From an optimization exercise on the open Yosys and OpenROAD flow, aimed at small area, a short achievable clock period and few clock cycles; shortcuts taken in it are not production practice.
In this exercise RTL edits were held to simulation tests only and were not proved equivalent to the original.
Power and IR drop assume default switching activity.

**Placement by cell class**

Drawn at 1.5 px/um.
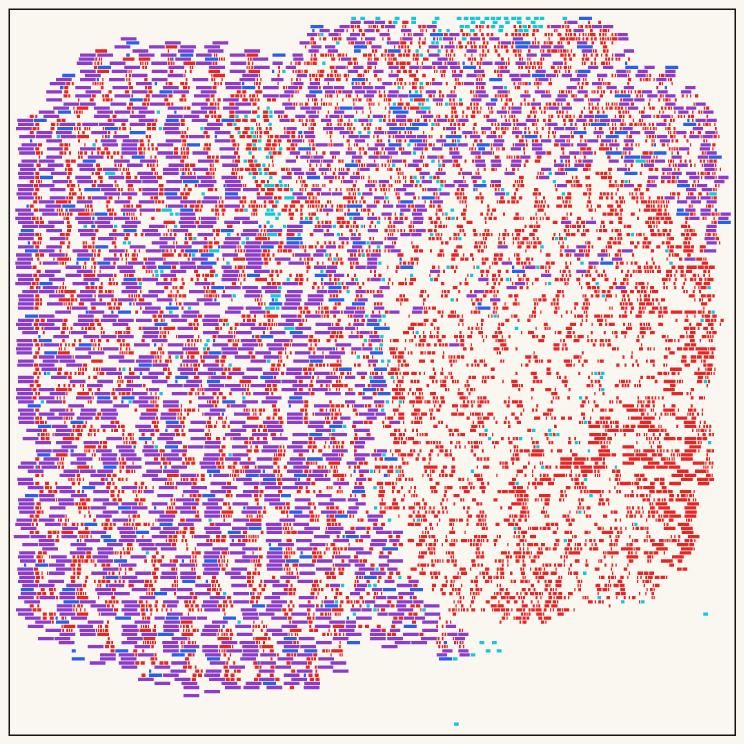
**Met2 routing**

Drawn at 1 px/um.
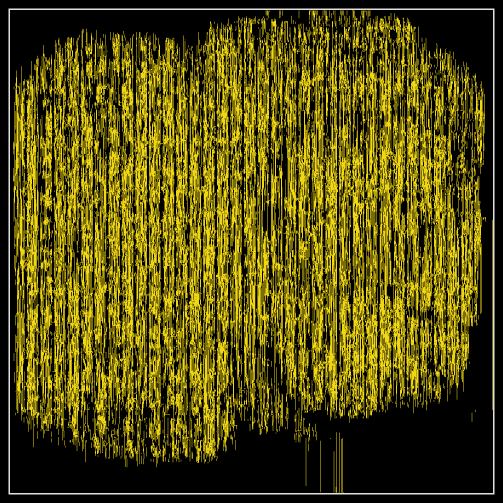
**Cell outlines without signal wires**

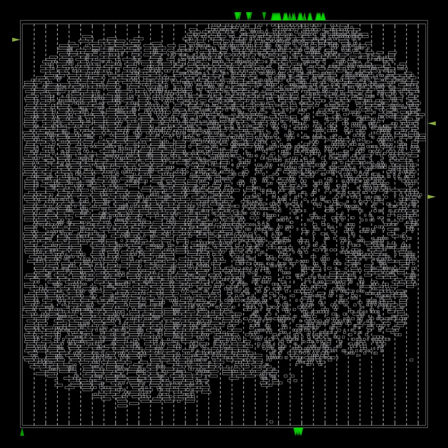
**Track usage over the die**

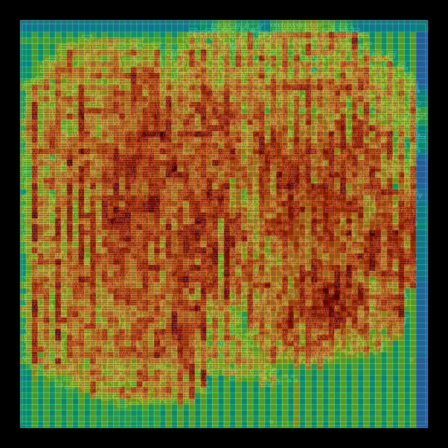
==> flow/config.mk <==
export PLATFORM = sky130hd
export DESIGN_NAME = cpu
export DESIGN_NICKNAME = cpu
export VERILOG_FILES = /design/flow/design.v
export SDC_FILE = /design/flow/constraint.sdc
export NUM_CORES = 4
export LEC_CHECK = 0
export CAP_MARGIN = 20
export CORE_MARGIN = 2
export CORE_UTILIZATION = 40
export PLACE_DENSITY = 0.6
export SLEW_MARGIN = 20
==> flow/constraint.sdc <==
create_clock -name core_clock -period 10.0 [get_ports {clk_in}]
set_input_delay 2.0000 -clock core_clock [delete_from_list [all_inputs] [get_ports {clk_in}]]
set_output_delay 2.0000 -clock core_clock [all_outputs]
set_load 0.01 [all_outputs]
==> flow/design.v <==
module Reg_Core(
    input wire clk,
	input wire rst,
	input wire[4:0] port1_in,
	input wire[4:0] port2_in,
	input wire[4:0] port3_in,
	input wire[31:0] data_in,
	output reg[31:0] data1_out,
	output reg[31:0] data2_out
	);
	reg [31:0] Reg_mem[31:0];
always@(*) begin
    if(rst) begin
        data1_out = 0;
        data2_out = 0;
    end else begin
        data1_out = Reg_mem[port1_in];
        data2_out = Reg_mem[port2_in];
    end
end
always@(posedge clk) begin
    if(rst) begin
        Reg_mem[0] <= 0;
        Reg_mem[port3_in] <= 0;
    end else begin
        Reg_mem[port3_in] <= (port3_in) ? data_in : 0;
    end
end
endmodule
module mem_ctrl
#(
	parameter ADDR_WIDTH = 32,
	parameter DATA_WIDTH = 8
)
(
	input wire clk,
	input wire rst,
	input wire[1:0] rw_IF_in,
	input wire[1:0] rw_MEM_in,
	input wire[ADDR_WIDTH - 1:0] addr_from_IF, 
	input wire[ADDR_WIDTH - 1:0]   addr_from_MEM,
	input wire[2:0] data_length_IF,					 
	input wire[2:0] data_length_MEM,					 
    output reg[1:0]      IF_or_MEM,               
	output reg[31:0] data_to_cpu,			 
	output reg[ADDR_WIDTH - 1:0] pc_back,   
    input wire[31:0] data_from_cpu,          
	output wire      busy_out,
	input wire[DATA_WIDTH - 1:0] data_from_mem, 
	output wire 				  rw_mem,
	output wire[ADDR_WIDTH - 1:0] addr_to_mem,  
	output reg[DATA_WIDTH - 1:0] data_to_mem 
);
reg busy;
reg[2:0]  length;
reg[2:0]  re_length;
reg[31:0] addr_now;
reg[31:0] data_to_write;
reg rw;
reg w_first_cyc;
reg hold;
always@(posedge clk) begin
    if(rst) begin
        IF_or_MEM <= 2'b11;
        data_to_cpu <= 0;
        pc_back <= 0;
        busy <= 0;
        length <= 0;
        re_length <= 0;
        data_to_mem <= 0;
        w_first_cyc <= 0;
        hold <= 1'b0;
        rw <= 1'b0;
        addr_now <= 0;
    end else begin
        if(hold) begin
            hold <= 1'b0;
        end else begin
        if(~busy) begin 
                if(rw_MEM_in == 2'b01) begin  
                    busy <= 1'b1;
                    IF_or_MEM <= 2'b01;
                    rw <= 1'b0;
                    data_to_cpu <= 0;
                    length <= data_length_MEM + 1'b1;
                    re_length <= data_length_MEM;
                    addr_now <= addr_from_MEM;
                    pc_back <= 0;
                end else 
                if(rw_MEM_in == 2'b10) begin  
                    busy <= 1'b1;
                    IF_or_MEM <= 2'b01;
                    rw <= 1'b1;
                    w_first_cyc <= 1'b1;
                    data_to_write <= data_from_cpu;
                    length <= data_length_MEM;
                    re_length <= data_length_MEM;
                    addr_now <= addr_from_MEM;
                    pc_back <= 0;
                end else 
                if(rw_IF_in == 2'b01) begin  
                    busy <= 1'b1;
                    IF_or_MEM <= 2'b00;
                    rw <= 1'b0;
                    data_to_cpu <= 0;
                    length <= data_length_IF + 1'b1;
                    re_length <= data_length_IF;
                    addr_now <= addr_from_IF;
                    pc_back <= addr_from_IF;
                end else begin
                    busy <= 1'b0;
                    IF_or_MEM <= 2'b11;
                    rw <= 1'b0;
                    data_to_mem <= 0;
                    data_to_write <= 0;
                    data_to_cpu <= 0;
                    length <= 0;
                    addr_now <= 0;
                    pc_back <= 0;
                end
            end else begin  
            if(length == 0) begin
                busy <= 1'b0;
                hold <= 1'b1;
                if(rw == 1'b1) begin
                    data_to_cpu <= data_to_cpu;
                    rw <= 0;
                    addr_now <= 0;
                    data_to_mem <= 0;
                end
                else begin 
                    data_to_cpu <= (data_to_cpu >> ((6'b000100 - re_length) << 3));
                    rw <= 0;
                    addr_now <= 0;
                end
            end else begin
            if(rw == 1'b0) begin
                data_to_cpu = data_to_cpu >> 8;
                data_to_cpu[31:24] = data_from_mem;
            end else begin
                data_to_mem = data_to_write[7:0];
                data_to_write = data_to_write >> 8;
                w_first_cyc <= 1'b0;
            end
                length <= length - 1'b1;
                addr_now <= (w_first_cyc) ? addr_now : addr_now + 1'b1;
            end
            end
        end
    end
end
assign busy_out = busy;
assign rw_mem = rw;
assign addr_to_mem = (w_first_cyc) ? 0 : addr_now;
endmodule
module pipline_ctrl(
	input wire busy_MEM,
	output reg busy_line
);
always @* begin
	if(busy_MEM)
		busy_line <= 1'b1;
	else begin
		busy_line <= 1'b0;
	end
end
endmodule
module IF(
    input wire          clk,
	input wire 			rst,
	input wire[31:0]	inst_in,
    input wire[31:0]    pc_back,
    input wire[1:0]          IF_or_MEM,
    output reg[2:0]     data_length,
    output reg[31:0]    pc_addr_out,
    output reg[1:0]     rw_IF_out,
    input wire[31:0]    new_addr_in,
    input wire          jump_flag_in,
	input wire          busy_line,
	input wire          busy_in,
	output reg[31:0] 	inst_out,
	output reg[31:0]    pc_out
	);
reg waiting_mem; 
reg jump_flag; 
reg[31:0] new_addr;
reg finish;
always @(posedge clk) begin
    if (rst) begin
        pc_addr_out <= 0;
        rw_IF_out <= 0;
        data_length <= 0;
        inst_out <= 0;
        pc_out <= 0;
        jump_flag <= 0;
        new_addr <= 0;
        finish <= 1'b1;
    end else begin
        rw_IF_out <= 2'b01;
        data_length <= 3'b100;
        if(jump_flag_in) begin
            jump_flag <= 1'b1;
            new_addr <= new_addr_in;
        end else begin
        end
        if (busy_in) begin  
            if(busy_line) begin
            end else begin
                inst_out <= 0;
                pc_out <= 0;
            end
        end else begin  
            if(IF_or_MEM == 2'b00 ) begin  
                finish <= ~finish;
                if(finish == 1'b1) begin
                    pc_addr_out <= (jump_flag) ? new_addr : (pc_addr_out + 3'b100);
                end else begin
                    inst_out <= (jump_flag) ? 0 : inst_in;
                    pc_out <= (jump_flag) ? 0 : pc_back;
                    jump_flag <= 0;
                    new_addr <= 0;
                end
            end else begin  
            if(busy_line) begin
            end else begin
                inst_out <= 0;
                pc_out <= 0;
            end
            end
        end
    end
end
endmodule
module IF_ID_reg(
	input wire clk,
	input wire rst,
	input wire busy_line,
	input wire jump_flag_in,
	input wire[31:0] inst_in,
	input wire[31:0] pc_in,
	output wire[31:0] pc_out,
	output wire[31:0] inst_out
	);
reg [31:0] q_inst;
wire[31:0] d_inst;
reg[31:0]  q_pc;
wire[31:0] d_pc;
assign     d_inst = inst_in;
assign     d_pc = pc_in;
always @(posedge clk) begin
	if (rst || jump_flag_in) begin
		q_inst <= 32'h0000_0000;
		q_pc <= 32'h0000_0000;
	end
	else  begin
	if(busy_line)begin end
	else begin
		q_inst <= d_inst;
		q_pc <= d_pc;
	end
	end
end
assign inst_out = q_inst; 
assign pc_out = q_pc;
endmodule
module ID(
	input wire rst,
	input wire[31:0] inst_in,
	input wire[31:0] data1_in,
	input wire[31:0] data2_in,
    input wire[4:0] forwarding_Rd_in,
    input wire[31:0] forwarding_data_in,
    input wire[31:0] pc_in,
	output reg[10:0]  opcode_out,
	output reg[4:0]  Rsc1_addr_out,
	output reg[4:0]  Rsc2_addr_out,
	output reg[31:0] data1_out,
	output reg[31:0] data2_out,
	output reg[4:0]  Rd_out,
	output reg[31:0] pc_out,
	output reg[31:0] imm_out
	);
reg 	  rw_flag;
always @(*) begin
	if (rst) begin
		data1_out = 32'h0000_0000;
		data2_out = 32'h0000_0000;
		Rsc1_addr_out = 0;
		Rsc2_addr_out = 0;
		imm_out = 32'h0000_0000;
		opcode_out = 10'h0000;
		pc_out = 0;
		Rd_out = 0;
	end
	else begin
	opcode_out = {1'b0, inst_in[14:12], inst_in[6:0]};
	pc_out = pc_in;
	Rd_out = 0;
	Rsc1_addr_out = 0;
    Rsc2_addr_out = 0;
    data1_out = 32'h0000_0000;
    data2_out = 32'h0000_0000;
    imm_out = 32'h0000_0000;
	case (inst_in[6:0])
		7'b0110011 : begin  	 
			Rsc1_addr_out = inst_in[19:15];
			Rsc2_addr_out = inst_in[24:20];
			Rd_out = inst_in[11:7];
			data1_out = (forwarding_Rd_in == Rsc1_addr_out) ? forwarding_data_in : data1_in;
			data2_out = (forwarding_Rd_in == Rsc2_addr_out) ? forwarding_data_in : data2_in;
			imm_out = 32'b0;
			opcode_out = {inst_in[30], inst_in[14:12], inst_in[6:0]};
		end
		7'b0110111 : begin      
		    Rsc1_addr_out = 0;
		    Rsc2_addr_out = 0;
		    Rd_out = inst_in[11:7];
		    data1_out = 0;
		    data2_out = 0;
		    imm_out = {inst_in[31:12], 12'b0};
		end
		7'b0010111 : begin     
		    Rsc1_addr_out = 0;
		    Rsc2_addr_out = 0;
		    Rd_out = inst_in[11:7];
		    data1_out = 0;
		    data2_out = 0;
			imm_out = {inst_in[31:12], 12'b0};
		end
		7'b0010011 : begin     
		    Rsc1_addr_out = inst_in[19:15];
		    Rsc2_addr_out = 0;
		    Rd_out = inst_in[11:7];
		    data1_out = (forwarding_Rd_in == Rsc1_addr_out) ? forwarding_data_in : data1_in;
            data2_out = 0;
            opcode_out = {inst_in[30], inst_in[14:12], inst_in[6:0]};
            imm_out = {{21{inst_in[31]}}, inst_in[30:20]};
		end
		7'b1101111 : begin     
		   Rsc1_addr_out = 0;
		   Rsc2_addr_out = 0;
		   Rd_out = inst_in[11:7];
		   data1_out = 0;
		   data2_out = 0;
		   imm_out = {{12{inst_in[31]}}, inst_in[19:12], inst_in[20], inst_in[30:25], inst_in[24:21], 1'b0};
		end
		7'b1100111: begin      
		   Rsc1_addr_out = inst_in[19:15];
		   Rsc2_addr_out = 0;
		   Rd_out = inst_in[11:7];
		   data1_out = (forwarding_Rd_in == Rsc1_addr_out) ? forwarding_data_in : data1_in;
		   data2_out = 0;
		   imm_out = {{20{inst_in[31]}} ,inst_in[31:20]};
		end
		7'b1100011: begin      
		  opcode_out = {inst_in[30], inst_in[14:12], inst_in[6:0]};
		  Rsc1_addr_out = inst_in[19:15];
          Rsc2_addr_out = inst_in[24:20];
          Rd_out = 0;
          data1_out = (forwarding_Rd_in == Rsc1_addr_out) ? forwarding_data_in : data1_in;
          data2_out = (forwarding_Rd_in == Rsc2_addr_out) ? forwarding_data_in : data2_in;
          imm_out = {{20{inst_in[31]}}, inst_in[7], inst_in[30:25],inst_in[11:8], 1'b0};
        end
        7'b0000011: begin   
          Rsc1_addr_out = inst_in[19:15];
          Rsc2_addr_out = 0;
          Rd_out = inst_in[11:7];
          data1_out = (forwarding_Rd_in == Rsc1_addr_out) ? forwarding_data_in : data1_in;
          data2_out = 0;
          imm_out = {{21{inst_in[31]}}, inst_in[30:20]};
        end
        7'b0100011: begin   
          Rsc1_addr_out = inst_in[19:15];
          Rsc2_addr_out = inst_in[24:20];
          Rd_out = 0;
          data1_out = (forwarding_Rd_in == Rsc1_addr_out) ? forwarding_data_in : data1_in;
          data2_out = (forwarding_Rd_in == Rsc2_addr_out) ? forwarding_data_in : data2_in;
          imm_out = {{21{inst_in[31]}}, inst_in[30:25], inst_in[11:7]};
        end
        default: begin
            data1_out = 32'h0000_0000;
            data2_out = 32'h0000_0000;
            Rsc1_addr_out = 0;
            Rsc2_addr_out = 0;
            imm_out = 32'h0000_0000;
            opcode_out = 6'b00_0000;
            pc_out = 0;
            Rd_out = 0;
        end
    endcase
	end
end	
endmodule
module ID_EX_reg(
	input wire clk,
	input wire rst,
	input wire busy_line,
	input wire jump_flag_in,
	input wire[10:0] opcode_in,
	input wire[31:0] data1_in,
	input wire[31:0] data2_in,
	input wire[4:0] Rd_in,
	input wire[31:0] pc_in,
	input wire[31:0] imm_in,
	output wire[10:0] opcode_out,
	output wire[31:0] data1_out,
	output wire[31:0] data2_out,
	output wire[4:0] Rd_out,
	output wire[31:0] pc_out,
	output wire[31:0] imm_out
	);
reg[10:0] 		q_opcode;
wire[10:0] 		d_opcode;
reg[31:0] 		q_data1;
wire[31:0]		d_data1;
reg[31:0] 		q_data2;
wire[31:0] 		d_data2;
reg[4:0] 		q_Rd;
wire[4:0] 		d_Rd;
reg[31:0] 		q_pc;
wire[31:0] 		d_pc;
reg[31:0] 		q_imm;
wire[31:0] 		d_imm;
 assign d_opcode = opcode_in;
 assign d_data1 =  data1_in;
 assign d_data2 =  data2_in;
 assign d_Rd = Rd_in;
  assign d_pc = pc_in;
 assign d_imm = imm_in;
always @(posedge clk) begin
 	if (rst || jump_flag_in) begin
 		q_opcode <= 7'h00;
 		q_data2  <= 32'h0000_0000;
 		q_data1 <= 32'h0000_0000;
 		q_Rd <= 5'b00000;
 		q_pc <= 0;
 		q_imm <= 32'h0000_0000;
 	end
 	else begin
 	if(busy_line)begin end
 	else begin
 		q_opcode <= d_opcode;
 		q_data1 <= d_data1;
 		q_data2 <= d_data2;
 		q_Rd <= d_Rd;
 		q_pc <= d_pc;
 		q_imm <= d_imm;
 	end
 	end
 end 
assign opcode_out = q_opcode;
assign data1_out = q_data1;
assign data2_out = q_data2;
assign Rd_out = q_Rd;
assign pc_out = q_pc;
assign imm_out = q_imm;
 endmodule
module EX(
	input wire rst,
	input wire[10:0] opcode_in,
	input wire[4:0] Rd_in,
	input wire[31:0] pc_in,
	input wire[31:0] data1_in,
	input wire[31:0] data2_in,
	input wire[31:0] imm_in,
	output reg[10:0]  opcode_out,
	output reg[31:0] data_out,
	output reg[31:0] scrdata_out,
	output reg[4:0] Rd_out,
	output reg[31:0] new_addr_out,
	output reg       jump_flag_out,
	output wire[31:0] forwarding_data_out,
	output wire[4:0] forwarding_Rd_out
	);
always @(*) begin
	if (rst) begin
		data_out = 32'h0000_0000;
		opcode_out = 7'h00;
		Rd_out = 5'b00000;
		new_addr_out = 0;
		jump_flag_out = 0;
		scrdata_out = 0;
	end
	else begin
	jump_flag_out = 1'b0;
	scrdata_out = 0;
	new_addr_out = 0;
	opcode_out = opcode_in;
	Rd_out = Rd_in;
	data_out = 0;
	case(opcode_in[6:0])
		7'b0110011 : begin     
		case(opcode_in[10:7])
		4'b0000: data_out = (data1_in + data2_in);
		4'b1000: data_out = (data1_in - data2_in);
		4'b0001: data_out = (data1_in << data2_in[4:0]);
		4'b0010: data_out = ($signed(data1_in) < $signed(data2_in));
		4'b0011: data_out = (data1_in < data2_in);
		4'b0100: data_out = (data1_in ^ data2_in);
		4'b0101: data_out = (data1_in >> data2_in[4:0]);
		4'b1101: data_out =  
		{data1_in >> data2_in[4:0]} | {32{data1_in[31]}} << (~data2_in[4:0]);
        4'b0110: data_out = (data1_in | data2_in);
        4'b0111: data_out = (data1_in & data2_in);
		endcase
		end
		7'b0110111 : begin      
            data_out = imm_in;  
        end
        7'b0010111 : begin      
            data_out = pc_in + imm_in;          
        end
        7'b0010011: begin        
        case(opcode_in[9:7])
            3'b000:data_out = (data1_in + imm_in);
            3'b010:data_out = ($signed(data1_in) < $signed(imm_in));
            3'b011:data_out = (data1_in < imm_in);
            3'b100:data_out = (data1_in ^ imm_in);
            3'b110:data_out = (data1_in | imm_in);
            3'b111:data_out = (data1_in & imm_in);
            3'b001:data_out = (data1_in << imm_in[4:0]);
            3'b101:data_out = (opcode_in[10]) ?  
        {data1_in >> imm_in[4:0]} | {32{data1_in[31]}} << (~imm_in[4:0]) : (data1_in >> imm_in[4:0]);
        endcase    
        end
        7'b1101111: begin        
            data_out = pc_in + 3'b100;
            jump_flag_out = 1'b1;
            new_addr_out = pc_in + imm_in;
        end
        7'b1100111: begin        
            data_out = pc_in + 3'b100;
            jump_flag_out = 1'b1;
            new_addr_out = (data1_in + imm_in) & (32'b1111_1111_1111_1111_1111_1111_1111_1110);
        end
        7'b1100011: begin        
        data_out = 0;
        new_addr_out = pc_in + imm_in;
        case(opcode_in[9:7])
        3'b000: jump_flag_out = (data1_in == data2_in) ? 1'b1 : 1'b0;
        3'b001: jump_flag_out = (data1_in != data2_in) ? 1'b1 : 1'b0;
        3'b100: jump_flag_out = ($signed(data1_in) < $signed(data2_in)) ? 1'b1 : 1'b0;
        3'b101: jump_flag_out = (!($signed(data1_in) < $signed(data2_in))) ? 1'b1 : 1'b0; 
        3'b110: jump_flag_out = (data1_in < data2_in) ? 1'b1 : 1'b0;
        3'b111: jump_flag_out = (!(data1_in < data2_in)) ? 1'b1 : 1'b0;
        endcase
        end
        7'b0000011: begin        
            data_out = data1_in + imm_in;
        end
        7'b0100011: begin        
            data_out = data1_in + imm_in;
            scrdata_out = data2_in;
        end
        default: begin
            data_out = 32'h0000_0000;
            opcode_out = 7'h00;
            Rd_out = 5'b00000;
            new_addr_out = 0;
            jump_flag_out = 0;
            scrdata_out = 0;
        end
	endcase
	end
end
assign forwarding_data_out = data_out;
assign forwarding_Rd_out = Rd_out;
endmodule
module EX_MEM_reg(
	input wire clk,
	input wire rst,
	input wire busy_line,
	input wire jump_flag_in,
	input wire[10:0]  opcode_in,
	input wire[31:0] data_in,
	input wire[31:0] scrdata_in,
	input wire[4:0]  Rd_in,
	output wire[10:0] opcode_out,
	output wire[31:0] data_out,
	output wire[31:0] scrdata_out,
	output wire[4:0] Rd_out
	);
reg[10:0] q_opcode;
wire[10:0] d_opcode;
reg[31:0] q_data;
wire[31:0] d_data;
reg[31:0] q_scrdata;
wire[31:0] d_scrdata;
reg[4:0] q_Rd;
wire[4:0] d_Rd;
assign d_opcode = opcode_in;
assign d_data = data_in;
assign d_scrdata = scrdata_in;
assign d_Rd = Rd_in;
always @(posedge clk) begin
	if (rst) begin
		q_opcode <= 7'h00;
		q_data <= 32'h0000_0000;
		q_Rd <= 5'h00;
		q_scrdata <= 32'h0000_0000;
	end
	else begin
	if(busy_line)begin end
	else begin
		q_opcode <= d_opcode;
		q_data <= d_data;
		q_Rd <= d_Rd;
		q_scrdata <= d_scrdata;
		end
	end
end
assign opcode_out = q_opcode;
assign data_out = q_data;
assign Rd_out = q_Rd;
assign scrdata_out = q_scrdata;
endmodule
module MEM(
    input wire clk,
	input wire rst,
	input wire[10:0] opcode_in,
	input wire[1:0]       IF_or_MEM,
	input wire[31:0] data_in,
	input wire[31:0] scrdata_in,
	input wire[4:0]  Rd_in,
    input wire        busy_in,
    input wire        done_in,
    input wire[31:0]  data_mem_in,
    output reg[31:0] addr_mem_out,
    output reg[1:0]   rw_out,
    output reg[2:0]   data_length_out,
    output reg[31:0]  data_mem_out,
	output reg[10:0]  opcode_out,
	output reg[4:0]  Rd_out,
	output reg       busy_out,
	output reg[31:0] data_out
	);
reg[31:0] data_mem;
reg[31:0] addr_mem;
reg[2:0] data_length;
reg      mem_waiting;
always @(*) begin
	if (rst) begin
		data_out = 31'h0000_0000;
		opcode_out = 7'b000_0000;
		addr_mem_out = 0;
		Rd_out = 0;
		busy_out = 0;
		data_length_out = 0;
		data_mem_out = 0;
		mem_waiting = 0;
		rw_out = 0;
	end
	else begin
	data_out = 0;
        opcode_out = opcode_in;
        addr_mem_out = 0;
        data_mem_out = 0;
        data_length_out = 0;
        rw_out = 0;
        case(opcode_in[6:0])
        7'b0000011: begin      
          addr_mem_out = data_in;
          Rd_out = Rd_in;
          case(opcode_in[9:7]) 
              3'b000: data_length_out = 3'b001;
              3'b001: data_length_out = 3'b010;
              3'b010: data_length_out = 3'b100;
              3'b100: data_length_out = 3'b001;
              3'b101: data_length_out = 3'b010;
          endcase
          if(IF_or_MEM == 2'b01 && busy_in == 1'b0) begin
            rw_out = 2'b00;
            data_out = data_mem_in;
            busy_out = 1'b0;
          end else begin
            rw_out = 2'b01;
            busy_out = 1'b1;
          end
          mem_waiting = 1'b1;
        end
        7'b0100011: begin    
          Rd_out = 0;
          opcode_out = 0;
          data_mem_out = {scrdata_in};
          addr_mem_out = data_in;
          case(opcode_in[9:7]) 
              3'b000: data_length_out = 3'b001;
              3'b001: data_length_out = 3'b010;
              3'b010: data_length_out = 3'b100;
              3'b100: data_length_out = 3'b001;
              3'b101: data_length_out = 3'b010;
          endcase
          if(IF_or_MEM == 2'b01 && busy_in == 1'b0) begin
                rw_out = 2'b00;
                busy_out = 1'b0;
          end else begin
            rw_out = 2'b10;
            busy_out = 1'b1;
          end
          mem_waiting = 1'b1;
        end
        default:begin
              Rd_out = Rd_in;
              rw_out = 2'b00;
              busy_out = 1'b0;
              data_out = data_in;
         end
        endcase
	end
end
endmodule
module MEM_WB_reg(
	input wire clk,
	input wire rst,
    input wire busy_line,
	input wire[10:0]  opcode_in,
	input wire[31:0] data_in,
	input wire[4:0]  Rd_in,
    output wire[31:0] forwarding_data,
    output wire[4:0] forwarding_Rd,
	output wire[10:0] opcode_out,
	output wire[31:0] data_out,
	output wire[4:0] Rd_out
	);
reg[10:0] 		q_opcode;
wire[10:0] 		d_opcode;
reg[31:0] 		q_data;
wire[31:0] 		d_data;
reg[4:0] 		q_Rd;
wire[4:0]		d_Rd;
assign d_opcode = opcode_in;
assign d_data = data_in;
assign d_Rd = Rd_in;
always @(posedge clk) begin
	if (rst) begin
		q_opcode <= 7'h00;
		q_data <= 32'h0000_0000;
		q_Rd <= 5'h00;
	end
	else begin
	if(busy_line)begin end
	else begin
		q_opcode <= d_opcode;
		q_data <= d_data;
		q_Rd <= d_Rd;
	end
	end
end
assign opcode_out = q_opcode;
assign data_out = q_data;
assign Rd_out = q_Rd;
assign forwarding_data = q_data;
assign forwarding_Rd = q_Rd;
endmodule
module WB(
	input wire rst,
	input wire[10:0] opcode_in,
	input wire[4:0] Rd_in,
	input wire[31:0] data_in,
	output reg[4:0]  Rd_addr_out,
	output reg[32:0] data_out
	);
always @(*) begin
	if (rst) begin
		Rd_addr_out <= 0;
		data_out <= 0;
	end
	else begin
		data_out <= data_in;
        Rd_addr_out <= Rd_in;
	end
end
endmodule
module cpu(
    input  wire                 clk_in,			 
    input  wire                 rst_in,			 
	input  wire					        rdy_in,			 
    input  wire [ 7:0]          mem_din,		 
    output wire [ 7:0]          mem_dout,		 
    output wire [31:0]          mem_a,			 
    output wire                 mem_wr			 
);
wire[4:0] ID_Rsc1_addr;
wire[4:0] ID_Rsc2_addr;
wire[31:0] reg_ID_data1;
wire[31:0] reg_ID_data2;
wire[4:0] WB_reg_addr;
wire[31:0] WB_reg_data;
Reg_Core reg_core(
  .clk(clk_in),
  .rst(rst_in),
  .data_in(WB_reg_data),
  .port1_in(ID_Rsc1_addr),
  .port2_in(ID_Rsc2_addr),
  .port3_in(WB_reg_addr),
  .data1_out(reg_ID_data1),
  .data2_out(reg_ID_data2)
  );
wire[1:0] rw_IF;
wire[1:0] rw_MEM;
wire[1:0]      IF_or_MEM;
wire[31:0] addr_from_IF;
wire[31:0] addr_from_MEM;
wire[31:0] pc_back;
wire[31:0] data_from_MEM;
wire[2:0] data_length_IF;
wire[2:0] data_length_MEM;
wire[31:0] data_to_cpu;
wire       busy;
wire       done;
mem_ctrl mem_ctrl0(
    .clk(clk_in),
    .rst(rst_in),
    .rw_IF_in(rw_IF),
    .rw_MEM_in(rw_MEM),
    .addr_from_IF(addr_from_IF),
    .addr_from_MEM(addr_from_MEM),
    .pc_back(pc_back),
    .data_length_IF(data_length_IF),
    .data_length_MEM(data_length_MEM),
    .data_to_cpu(data_to_cpu),
    .data_from_cpu(data_from_MEM),
    .IF_or_MEM(IF_or_MEM),
    .busy_out(busy),
    .data_from_mem(mem_din),
    .rw_mem(mem_wr),
    .addr_to_mem(mem_a),
    .data_to_mem(mem_dout)   
);
wire busy_line;
wire busy_MEM;
pipline_ctrl pipline_ctrl0(
    .busy_MEM(busy_MEM),
    .busy_line(busy_line)
);
wire[31:0] IF_inst;
wire[31:0] IF_pc;
wire[31:0] new_addr;
wire       jump_flag;
IF IF0(
  .clk(clk_in),
  .rst(rst_in),
  .inst_in(data_to_cpu),
  .busy_in(busy),
  .IF_or_MEM(IF_or_MEM),
  .busy_line(busy_line),
  .jump_flag_in(jump_flag),
  .new_addr_in(new_addr),
  .pc_back(pc_back),
  .pc_addr_out(addr_from_IF),
  .data_length(data_length_IF),
  .rw_IF_out(rw_IF),
  .pc_out(IF_pc),
  .inst_out(IF_inst)
  );
wire[31:0] IF_ID_inst;
wire[31:0] IF_ID_pc;
IF_ID_reg IF_ID_reg0(
  .clk(clk_in),
  .rst(rst_in),
  .inst_in(IF_inst),
  .pc_in(IF_pc),
   .busy_line(busy_line),
   .jump_flag_in(jump_flag),
  .pc_out(IF_ID_pc),
  .inst_out(IF_ID_inst)
  );
wire[10:0] ID_opcode;
wire[31:0] ID_data1;
wire[31:0] ID_data2;
wire[4:0] ID_Rd;
wire[31:0] ID_pc;
wire[31:0] ID_imm;
wire[4:0] forwarding_Rd;
wire[31:0] forwarding_data;
ID ID0(
  .rst(rst_in),
  .inst_in(IF_ID_inst),
  .data1_in(reg_ID_data1),
  .data2_in(reg_ID_data2),
  .forwarding_Rd_in(forwarding_Rd),
  .forwarding_data_in(forwarding_data),
  .pc_in(IF_ID_pc),
  .opcode_out(ID_opcode),
  .Rsc1_addr_out(ID_Rsc1_addr),
  .Rsc2_addr_out(ID_Rsc2_addr),
  .data1_out(ID_data1),
  .data2_out(ID_data2),
  .pc_out(ID_pc),
  .Rd_out(ID_Rd),
  .imm_out(ID_imm)
  );
wire[10:0] ID_EX_opcode;
wire[31:0] ID_EX_data1;
wire[31:0] ID_EX_data2;
wire[4:0]  ID_EX_Rd;
wire[31:0] ID_EX_imm;
wire[31:0] ID_EX_pc;
ID_EX_reg ID_EX_reg0(
  .clk(clk_in),
  .rst(rst_in),
  .opcode_in(ID_opcode),
  .data1_in(ID_data1),
  .data2_in(ID_data2),
    .busy_line(busy_line),
    .jump_flag_in(jump_flag),
  .Rd_in(ID_Rd),
  .pc_in(ID_pc),
  .imm_in(ID_imm),
  .opcode_out(ID_EX_opcode),
  .data1_out(ID_EX_data1),
  .data2_out(ID_EX_data2),
  .Rd_out(ID_EX_Rd),
  .pc_out(ID_EX_pc),
  .imm_out(ID_EX_imm)
  );
wire[10:0] EX_opcode;
wire[31:0] EX_data;
wire[4:0]  EX_Rd;
wire[31:0] EX_scrdata;
EX EX0(
  .rst(rst_in),
  .opcode_in(ID_EX_opcode),
  .data1_in(ID_EX_data1),
  .pc_in(ID_EX_pc),
  .Rd_in(ID_EX_Rd),
  .data2_in(ID_EX_data2),
  .imm_in(ID_EX_imm),
  .opcode_out(EX_opcode),
  .data_out(EX_data),
  .scrdata_out(EX_scrdata),
  .Rd_out(EX_Rd),
  .new_addr_out(new_addr),
  .jump_flag_out(jump_flag)
  );
wire[10:0] EX_MEM_opcode;
wire[31:0] EX_MEM_data;
wire[4:0]  EX_MEM_Rd;
wire[31:0] EX_MEM_scrdata;
EX_MEM_reg EX_MEM_reg0(
  .clk(clk_in),
  .rst(rst_in),
  .opcode_in(EX_opcode),
  .data_in(EX_data),
  .scrdata_in(EX_scrdata),
  .Rd_in(EX_Rd),
  .jump_flag_in(jump_flag),
    .busy_line(busy_line),
  .opcode_out(EX_MEM_opcode),
  .scrdata_out(EX_MEM_scrdata),
  .data_out(EX_MEM_data),
  .Rd_out(EX_MEM_Rd)
  );
wire[10:0] MEM_opcode;
wire[4:0] MEM_Rd;
wire[31:0] MEM_data;
MEM MEM0(
    .clk(clk_in),
  .rst(rst_in),
  .opcode_in(EX_MEM_opcode),
  .IF_or_MEM(IF_or_MEM),
  .data_in(EX_MEM_data),
  .scrdata_in(EX_MEM_scrdata),
  .Rd_in(EX_MEM_Rd),
  .data_mem_in(data_to_cpu),
  .addr_mem_out(addr_from_MEM),
  .rw_out(rw_MEM),
  .data_length_out(data_length_MEM),
  .data_mem_out(data_from_MEM),
  .busy_in(busy),
  .done_in(done),
  .opcode_out(MEM_opcode),
  .busy_out(busy_MEM),
  .Rd_out(MEM_Rd),
  .data_out(MEM_data)
  );
wire[10:0] MEM_WB_opcode;
wire[31:0] MEM_WB_data;
wire[4:0]  MEM_WB_Rd;
MEM_WB_reg MEM_WB_reg0(
  .clk(clk_in),
  .rst(rst_in),
  .opcode_in(MEM_opcode),
  .data_in(MEM_data),
  .Rd_in(MEM_Rd),
   .busy_line(busy_line),
  .opcode_out(MEM_WB_opcode),
  .data_out(MEM_WB_data),
  .Rd_out(MEM_WB_Rd),
  .forwarding_Rd(forwarding_Rd),
  .forwarding_data(forwarding_data)
  );
WB WB0(
  .rst(rst_in),
  .opcode_in(MEM_WB_opcode),
  .Rd_in(MEM_WB_Rd),
  .data_in(MEM_WB_data),
  .Rd_addr_out(WB_reg_addr),
  .data_out(WB_reg_data)
);
always @(posedge clk_in)
  begin
    if (rst_in)
      begin
      end
    else if (!rdy_in)
      begin
      end
    else
      begin
      end
  end
endmodule
==> flow/run.sh <==
#!/bin/bash
# synth_recipe.tcl (not shown) runs the flow's synth.tcl, then flattens the netlist and writes it again
# the make line also repeats each setting of config.mk as NAME=value (left out here)
make -C /OpenROAD-flow-scripts/flow DESIGN_CONFIG=/design/flow/config.mk WORK_HOME=/design/flow/orfs CLKGATE_MAP_FILE= SYNTH_SCRIPT=/design/flow/synth_recipe.tcl finish
==> impl_metrics.xml <==
<?xml version="1.0" encoding="UTF-8"?>
<metrics>
  <group name="run_status">
    <metric name="run_status" unit="">complete, no violations</metric>
  </group>
  <group name="setup_path">
    <metric name="critical_path.max_stage_delay" unit="ns">0.79</metric>
    <metric name="worst-endpoint-arrival" unit="ns">6.73</metric>
    <metric name="timing.critical_path.cells" unit="">inv_1, ha_1, a21oi_1, o2111ai_1, a211oi_1, or3_4, a221oi_4, xnor2_1, o21a_1, buf_4, nand2_8, buf_4, a21oi_1</metric>
    <metric name="element_type_at_the_critical_path_end" unit="">flop</metric>
    <metric name="cp.required" unit="ns">10.62</metric>
    <metric name="worst_setup_path_start_kind" unit="">flop</metric>
    <metric name="crit_family" unit="">compound AO/OA/AOI/OAI gates</metric>
    <metric name="cpMaxStageDelayCell" unit="">sky130_fd_sc_hd__dfxtp_1</metric>
    <metric name="worstPathBufferInverterCount" unit="">3</metric>
    <metric name="critical_path_peak_fanout" unit="">118</metric>
    <metric name="worstSetupPathType" unit="">flop to flop</metric>
  </group>
  <group name="sta">
    <metric name="slew_violations" unit="">0</metric>
    <metric name="worst_slew_margin_rel" unit="">0.144</metric>
    <metric name="max_slew.worst_pin.slew" unit="ns">1.28</metric>
    <metric name="timing.clock.skew" unit="ns">0.103</metric>
    <metric name="post-route-min-period" unit="ns">6.11</metric>
    <metric name="setup_viol_count_final" unit="">0</metric>
    <metric name="grt_setup_unrepaired" unit="">false</metric>
    <metric name="timing.final.hold_violations" unit="">0</metric>
    <metric name="fin_setup_tns" unit="ns">0</metric>
    <metric name="fin_crit_sh" unit="">0.611</metric>
    <metric name="setup_ws_final" unit="ns">3.89</metric>
    <metric name="clock.fmax" unit="MHz">164</metric>
  </group>
  <group name="die">
    <metric name="chipHeight" unit="um">483</metric>
    <metric name="initial_core_util" unit="">0.403</metric>
    <metric name="floorplan.die_area" unit="mm2">0.233</metric>
    <metric name="ios" unit="">52</metric>
    <metric name="die_width" unit="um">483</metric>
  </group>
  <group name="cts">
    <metric name="cts_tree" unit="">built</metric>
    <metric name="clock-root-buffer" unit="">sky130_fd_sc_hd__clkbuf_16</metric>
    <metric name="cts_resized" unit="">0</metric>
    <metric name="cts_num_sinks" unit="">1627</metric>
    <metric name="worst_setup_hold_path_clk_slew" unit="ns">0.07</metric>
    <metric name="clk_latency" unit="ns">0.86</metric>
    <metric name="cts-root-to-sink-buffers" unit="">3</metric>
    <metric name="cts.hold.buffers_added" unit="">0</metric>
    <metric name="cts_setup_buffers" unit="">0</metric>
    <metric name="cts.htree.levels" unit="">4</metric>
  </group>
  <group name="final_layout">
    <metric name="multi_input_area" unit="mm2">0.0450</metric>
    <metric name="design.final.nets" unit="">9424</metric>
    <metric name="area_growth" unit="%">10.3</metric>
    <metric name="regArea" unit="mm2">0.0432</metric>
    <metric name="layout-drive-gt1-share" unit="">0.0951</metric>
    <metric name="postLayoutCellArea" unit="mm2">0.101</metric>
  </group>
  <group name="synth">
    <metric name="netlist_top_cells_count" unit="">sky130_fd_sc_hd__nand2_1, sky130_fd_sc_hd__edfxtp_1, sky130_fd_sc_hd__a21oi_1, sky130_fd_sc_hd__nor2_1, sky130_fd_sc_hd__clkbuf_1</metric>
    <metric name="ys.flop_type" unit="">sky130_fd_sc_hd__edfxtp_1</metric>
    <metric name="synth_most_common_cell" unit="">sky130_fd_sc_hd__nand2_1</metric>
    <metric name="syn-mean-instance-area" unit="um2">9.62</metric>
    <metric name="syn-instance-count" unit="">9536</metric>
    <metric name="synth.largest_area_cell" unit="">sky130_fd_sc_hd__edfxtp_1</metric>
    <metric name="synth-seq-cells" unit="">1627</metric>
    <metric name="synth_warn" unit="">14</metric>
    <metric name="area_of_the_mapped_netlist" unit="mm2">0.0918</metric>
    <metric name="post_synth_main_area_contributors" unit="">sky130_fd_sc_hd__edfxtp_1, sky130_fd_sc_hd__dfxtp_1, sky130_fd_sc_hd__a221oi_1</metric>
    <metric name="yosys.area.top_type_share" unit="">0.346</metric>
    <metric name="synth_edf_count" unit="">1056</metric>
    <metric name="asyncSetResetFlopFracSynth" unit="">0</metric>
    <metric name="seq_area_frac_synth" unit="">0.470</metric>
  </group>
  <group name="detailed_routing">
    <metric name="detail_route.vias_per_cell" unit="">6.87</metric>
    <metric name="drt.antenna.violating_nets" unit="">0</metric>
    <metric name="route.detailed.drc" unit="">0</metric>
    <metric name="routed-via-count" unit="">84700</metric>
    <metric name="firstDrtPassIters" unit="">7</metric>
    <metric name="drt_wl_total" unit="mm">421</metric>
  </group>
  <group name="global_routing">
    <metric name="antenna_violations_before_repair" unit="">23</metric>
    <metric name="grt_first_pass_wirelength" unit="mm">587</metric>
    <metric name="largest_net_degree_at_the_start_of_global_routing" unit="">167</metric>
    <metric name="grt_pass1_vias" unit="">78800</metric>
    <metric name="overflow" unit="">0</metric>
    <metric name="gr-usage-all-layers" unit="">0.348</metric>
  </group>
  <group name="place">
    <metric name="placed_cell_area" unit="mm2">0.0954</metric>
    <metric name="dp_hpwl" unit="mm">268</metric>
    <metric name="gpl.final_weighted_congestion" unit="">1.05</metric>
    <metric name="number_of_buffers_inserted_by_port_buffering" unit="">50</metric>
  </group>
  <group name="power_and_ir_drop">
    <metric name="power.density" unit="mW/mm2">139</metric>
  </group>
  <group name="job">
    <metric name="max_cap_viol_count" unit="">0</metric>
  </group>
</metrics>
Testbench counts, summed over its fixed seeds: cycles 1,420,384.
Back to the opening pictures, 'placement by cell class':
Purple stands for flops, cells 1627, share of their area 44%. Cyan stands for other buffers and delay cells, cells 316, share of their area 2.7%. Blue stands for clock drivers and dummy loads, cells 323, share of their area 6.0%. Red stands for all other logic, cells 7058, share of their area 47%.
std cell rows: 175
register share of the cell area: 0.427
final core utilization: 0.445

Back to the opening pictures, 'met2 routing':
The layer holds 43% of the routed length. The longest straight run is 191 um. 7608 nets have wire on it.

Back to the opening pictures, 'cell outlines without signal wires':
final-layout fill cell count: 21.6k
Final Instance Count excl. Fillers: 12.3k
CORE AREA: 0.228 mm2
number of well taps: 3009

Back to the opening pictures, 'track usage over the die':
routed wirelength normalized by instance count: 34.1 um
busiest metal layer after global routing: met2

## where the power goes
group / internal, mW / switching [mW]
logic: 0.0781 / 0.211
registers: 7.10 / 0.0288
clock network: 3.73 / 2.92
## cell type report
class                      instances  share of cell area
timing repair buffer             316              0.0261
clock inverter                   101              0.0119
sequential                      1627               0.427
clock buffer                     222              0.0454
antenna                            6            0.000148
tap                             3009              0.0372
multi-input combinational       6849               0.445
inverter                         209             0.00775
## cell families after synthesis
family / after synthesis / synth area share
compound gates: 3179 / 0.230
simple gates: 2861 / 0.140
flops: 1627 / 0.470
buf+inv: 1091 / 0.0461
mux: 422 / 0.0693
fa+ha+maj: 236 / 0.0325
xor+xnor: 119 / 0.0114
other cells: 1 / 0.0000409
## final timing paths
path	from	end	slack [ns]	depth (start not counted)
worst min-delay path	IF0.pc_out[22]	IF_ID_reg0.q_pc[22]	0.45	2
worst max register to register	ID_EX_reg0.q_data1[3]	ID_EX_reg0.q_data1[27]	3.89	13
worst max-delay path	ID_EX_reg0.q_data1[3]	ID_EX_reg0.q_data1[27]	3.89	13
worst min register to register	IF0.pc_out[22]	IF_ID_reg0.q_pc[22]	0.45	2
## routing by layer
metal  part of all wire  up-vias  GRT usage  wire (um)
li1                   -    35700          -          -
met4              0.081       18      0.236      34000
met1               0.38    41900      0.442     158000
met5            0.00025        -          0        105
met3               0.11     1397     0.0850      46700
met2               0.43     5768      0.523     182000
## metrics by stage
stage | power (mW) | utilization | instances | hold WS, ns
floorplan | 7.45 | - | 9567 | 0.429
global placement | 7.55 | 0.419 | 12000 | 0.437
detailed placement | 7.56 | 0.419 | 12000 | 0.440
CTS | 14.1 | 0.444 | 12300 | 0.443
global route | 14.4 | 0.444 | 12300 | 0.462
finish | 14.1 | 0.445 | 12300 | 0.447
## flip-flops by register name (all words and copies together), names as in the netlist, 32 cells and up
name / count
IF_ID_reg0.q_inst: 32
mem_ctrl0.data_to_write: 32
MEM_WB_reg0.q_data: 32
ID_EX_reg0.q_data2: 32
IF0.pc_out: 32
IF0.inst_out: 32
IF0.new_addr: 32
EX_MEM_reg0.q_scrdata: 32
ID_EX_reg0.q_data1: 32
mem_ctrl0.data_to_cpu: 32
mem_ctrl0.addr_now: 32
ID_EX_reg0.q_imm: 32
IF0.pc_addr_out: 32
IF_ID_reg0.q_pc: 32
EX_MEM_reg0.q_data: 32
reg_core.Reg_mem: 1024
mem_ctrl0.pc_back: 32
ID_EX_reg0.q_pc: 32
## layout by cell type, fill, tap and decap left out, types with 87 or more instances in the layout
master and n:
sky130_fd_sc_hd__o21ai_0 590, sky130_fd_sc_hd__a21oi_1 931, sky130_fd_sc_hd__nor2b_1 91, sky130_fd_sc_hd__mux4_2 164, sky130_fd_sc_hd__a211oi_1 93, sky130_fd_sc_hd__a22oi_1 241
sky130_fd_sc_hd__nor3_1 280, sky130_fd_sc_hd__buf_4 251, sky130_fd_sc_hd__a221oi_1 620, sky130_fd_sc_hd__dfxtp_1 555, sky130_fd_sc_hd__clkbuf_16 175, sky130_fd_sc_hd__mux2i_1 191
sky130_fd_sc_hd__inv_1 204, sky130_fd_sc_hd__nor2_1 702, sky130_fd_sc_hd__edfxtp_1 1056, sky130_fd_sc_hd__ha_1 232, sky130_fd_sc_hd__a31oi_1 110, sky130_fd_sc_hd__nand4_1 87
sky130_fd_sc_hd__nand3_1 174, sky130_fd_sc_hd__nand2_1 1109
## worst register-to-register path, stage by stage (launching register included)
cell and delay (ns):
sky130_fd_sc_hd__dfxtp_1 0.79, sky130_fd_sc_hd__inv_1 0.50, sky130_fd_sc_hd__ha_1 0.66, sky130_fd_sc_hd__a21oi_1 0.13
sky130_fd_sc_hd__o2111ai_1 0.43, sky130_fd_sc_hd__a211oi_1 0.15, sky130_fd_sc_hd__or3_4 0.45, sky130_fd_sc_hd__a221oi_4 0.34
sky130_fd_sc_hd__xnor2_1 0.24, sky130_fd_sc_hd__o21a_1 0.24, sky130_fd_sc_hd__buf_4 0.24, sky130_fd_sc_hd__nand2_8 0.78
sky130_fd_sc_hd__buf_4 0.80, sky130_fd_sc_hd__a21oi_1 0.16

[re-timing with driven ports]
Ports are ideal in the flow. The routed layout listed here was re-timed in OpenROAD. Step 1: set_driving_cell puts a clkbuf_16 on clk_in and a buf_2 on each other input, an assumption about the parent block. Step 2, shift: input delay + t, output delay - t, t = (earliest + latest rising clock arrival at the registers) / 2. This alone moves slack from input paths to output paths. Three values: no drivers, after step 1, after step 2; two values: the first two.
t, ns: 0.909
slack for setup (ns): 3.888 / 3.888 / 3.311
worst slew at a driven data input, ns: 0.06
After both steps this run still meets setup and hold. The setup slack of this run moves by 0.000 ns with the drivers and by -0.577 ns with both steps.
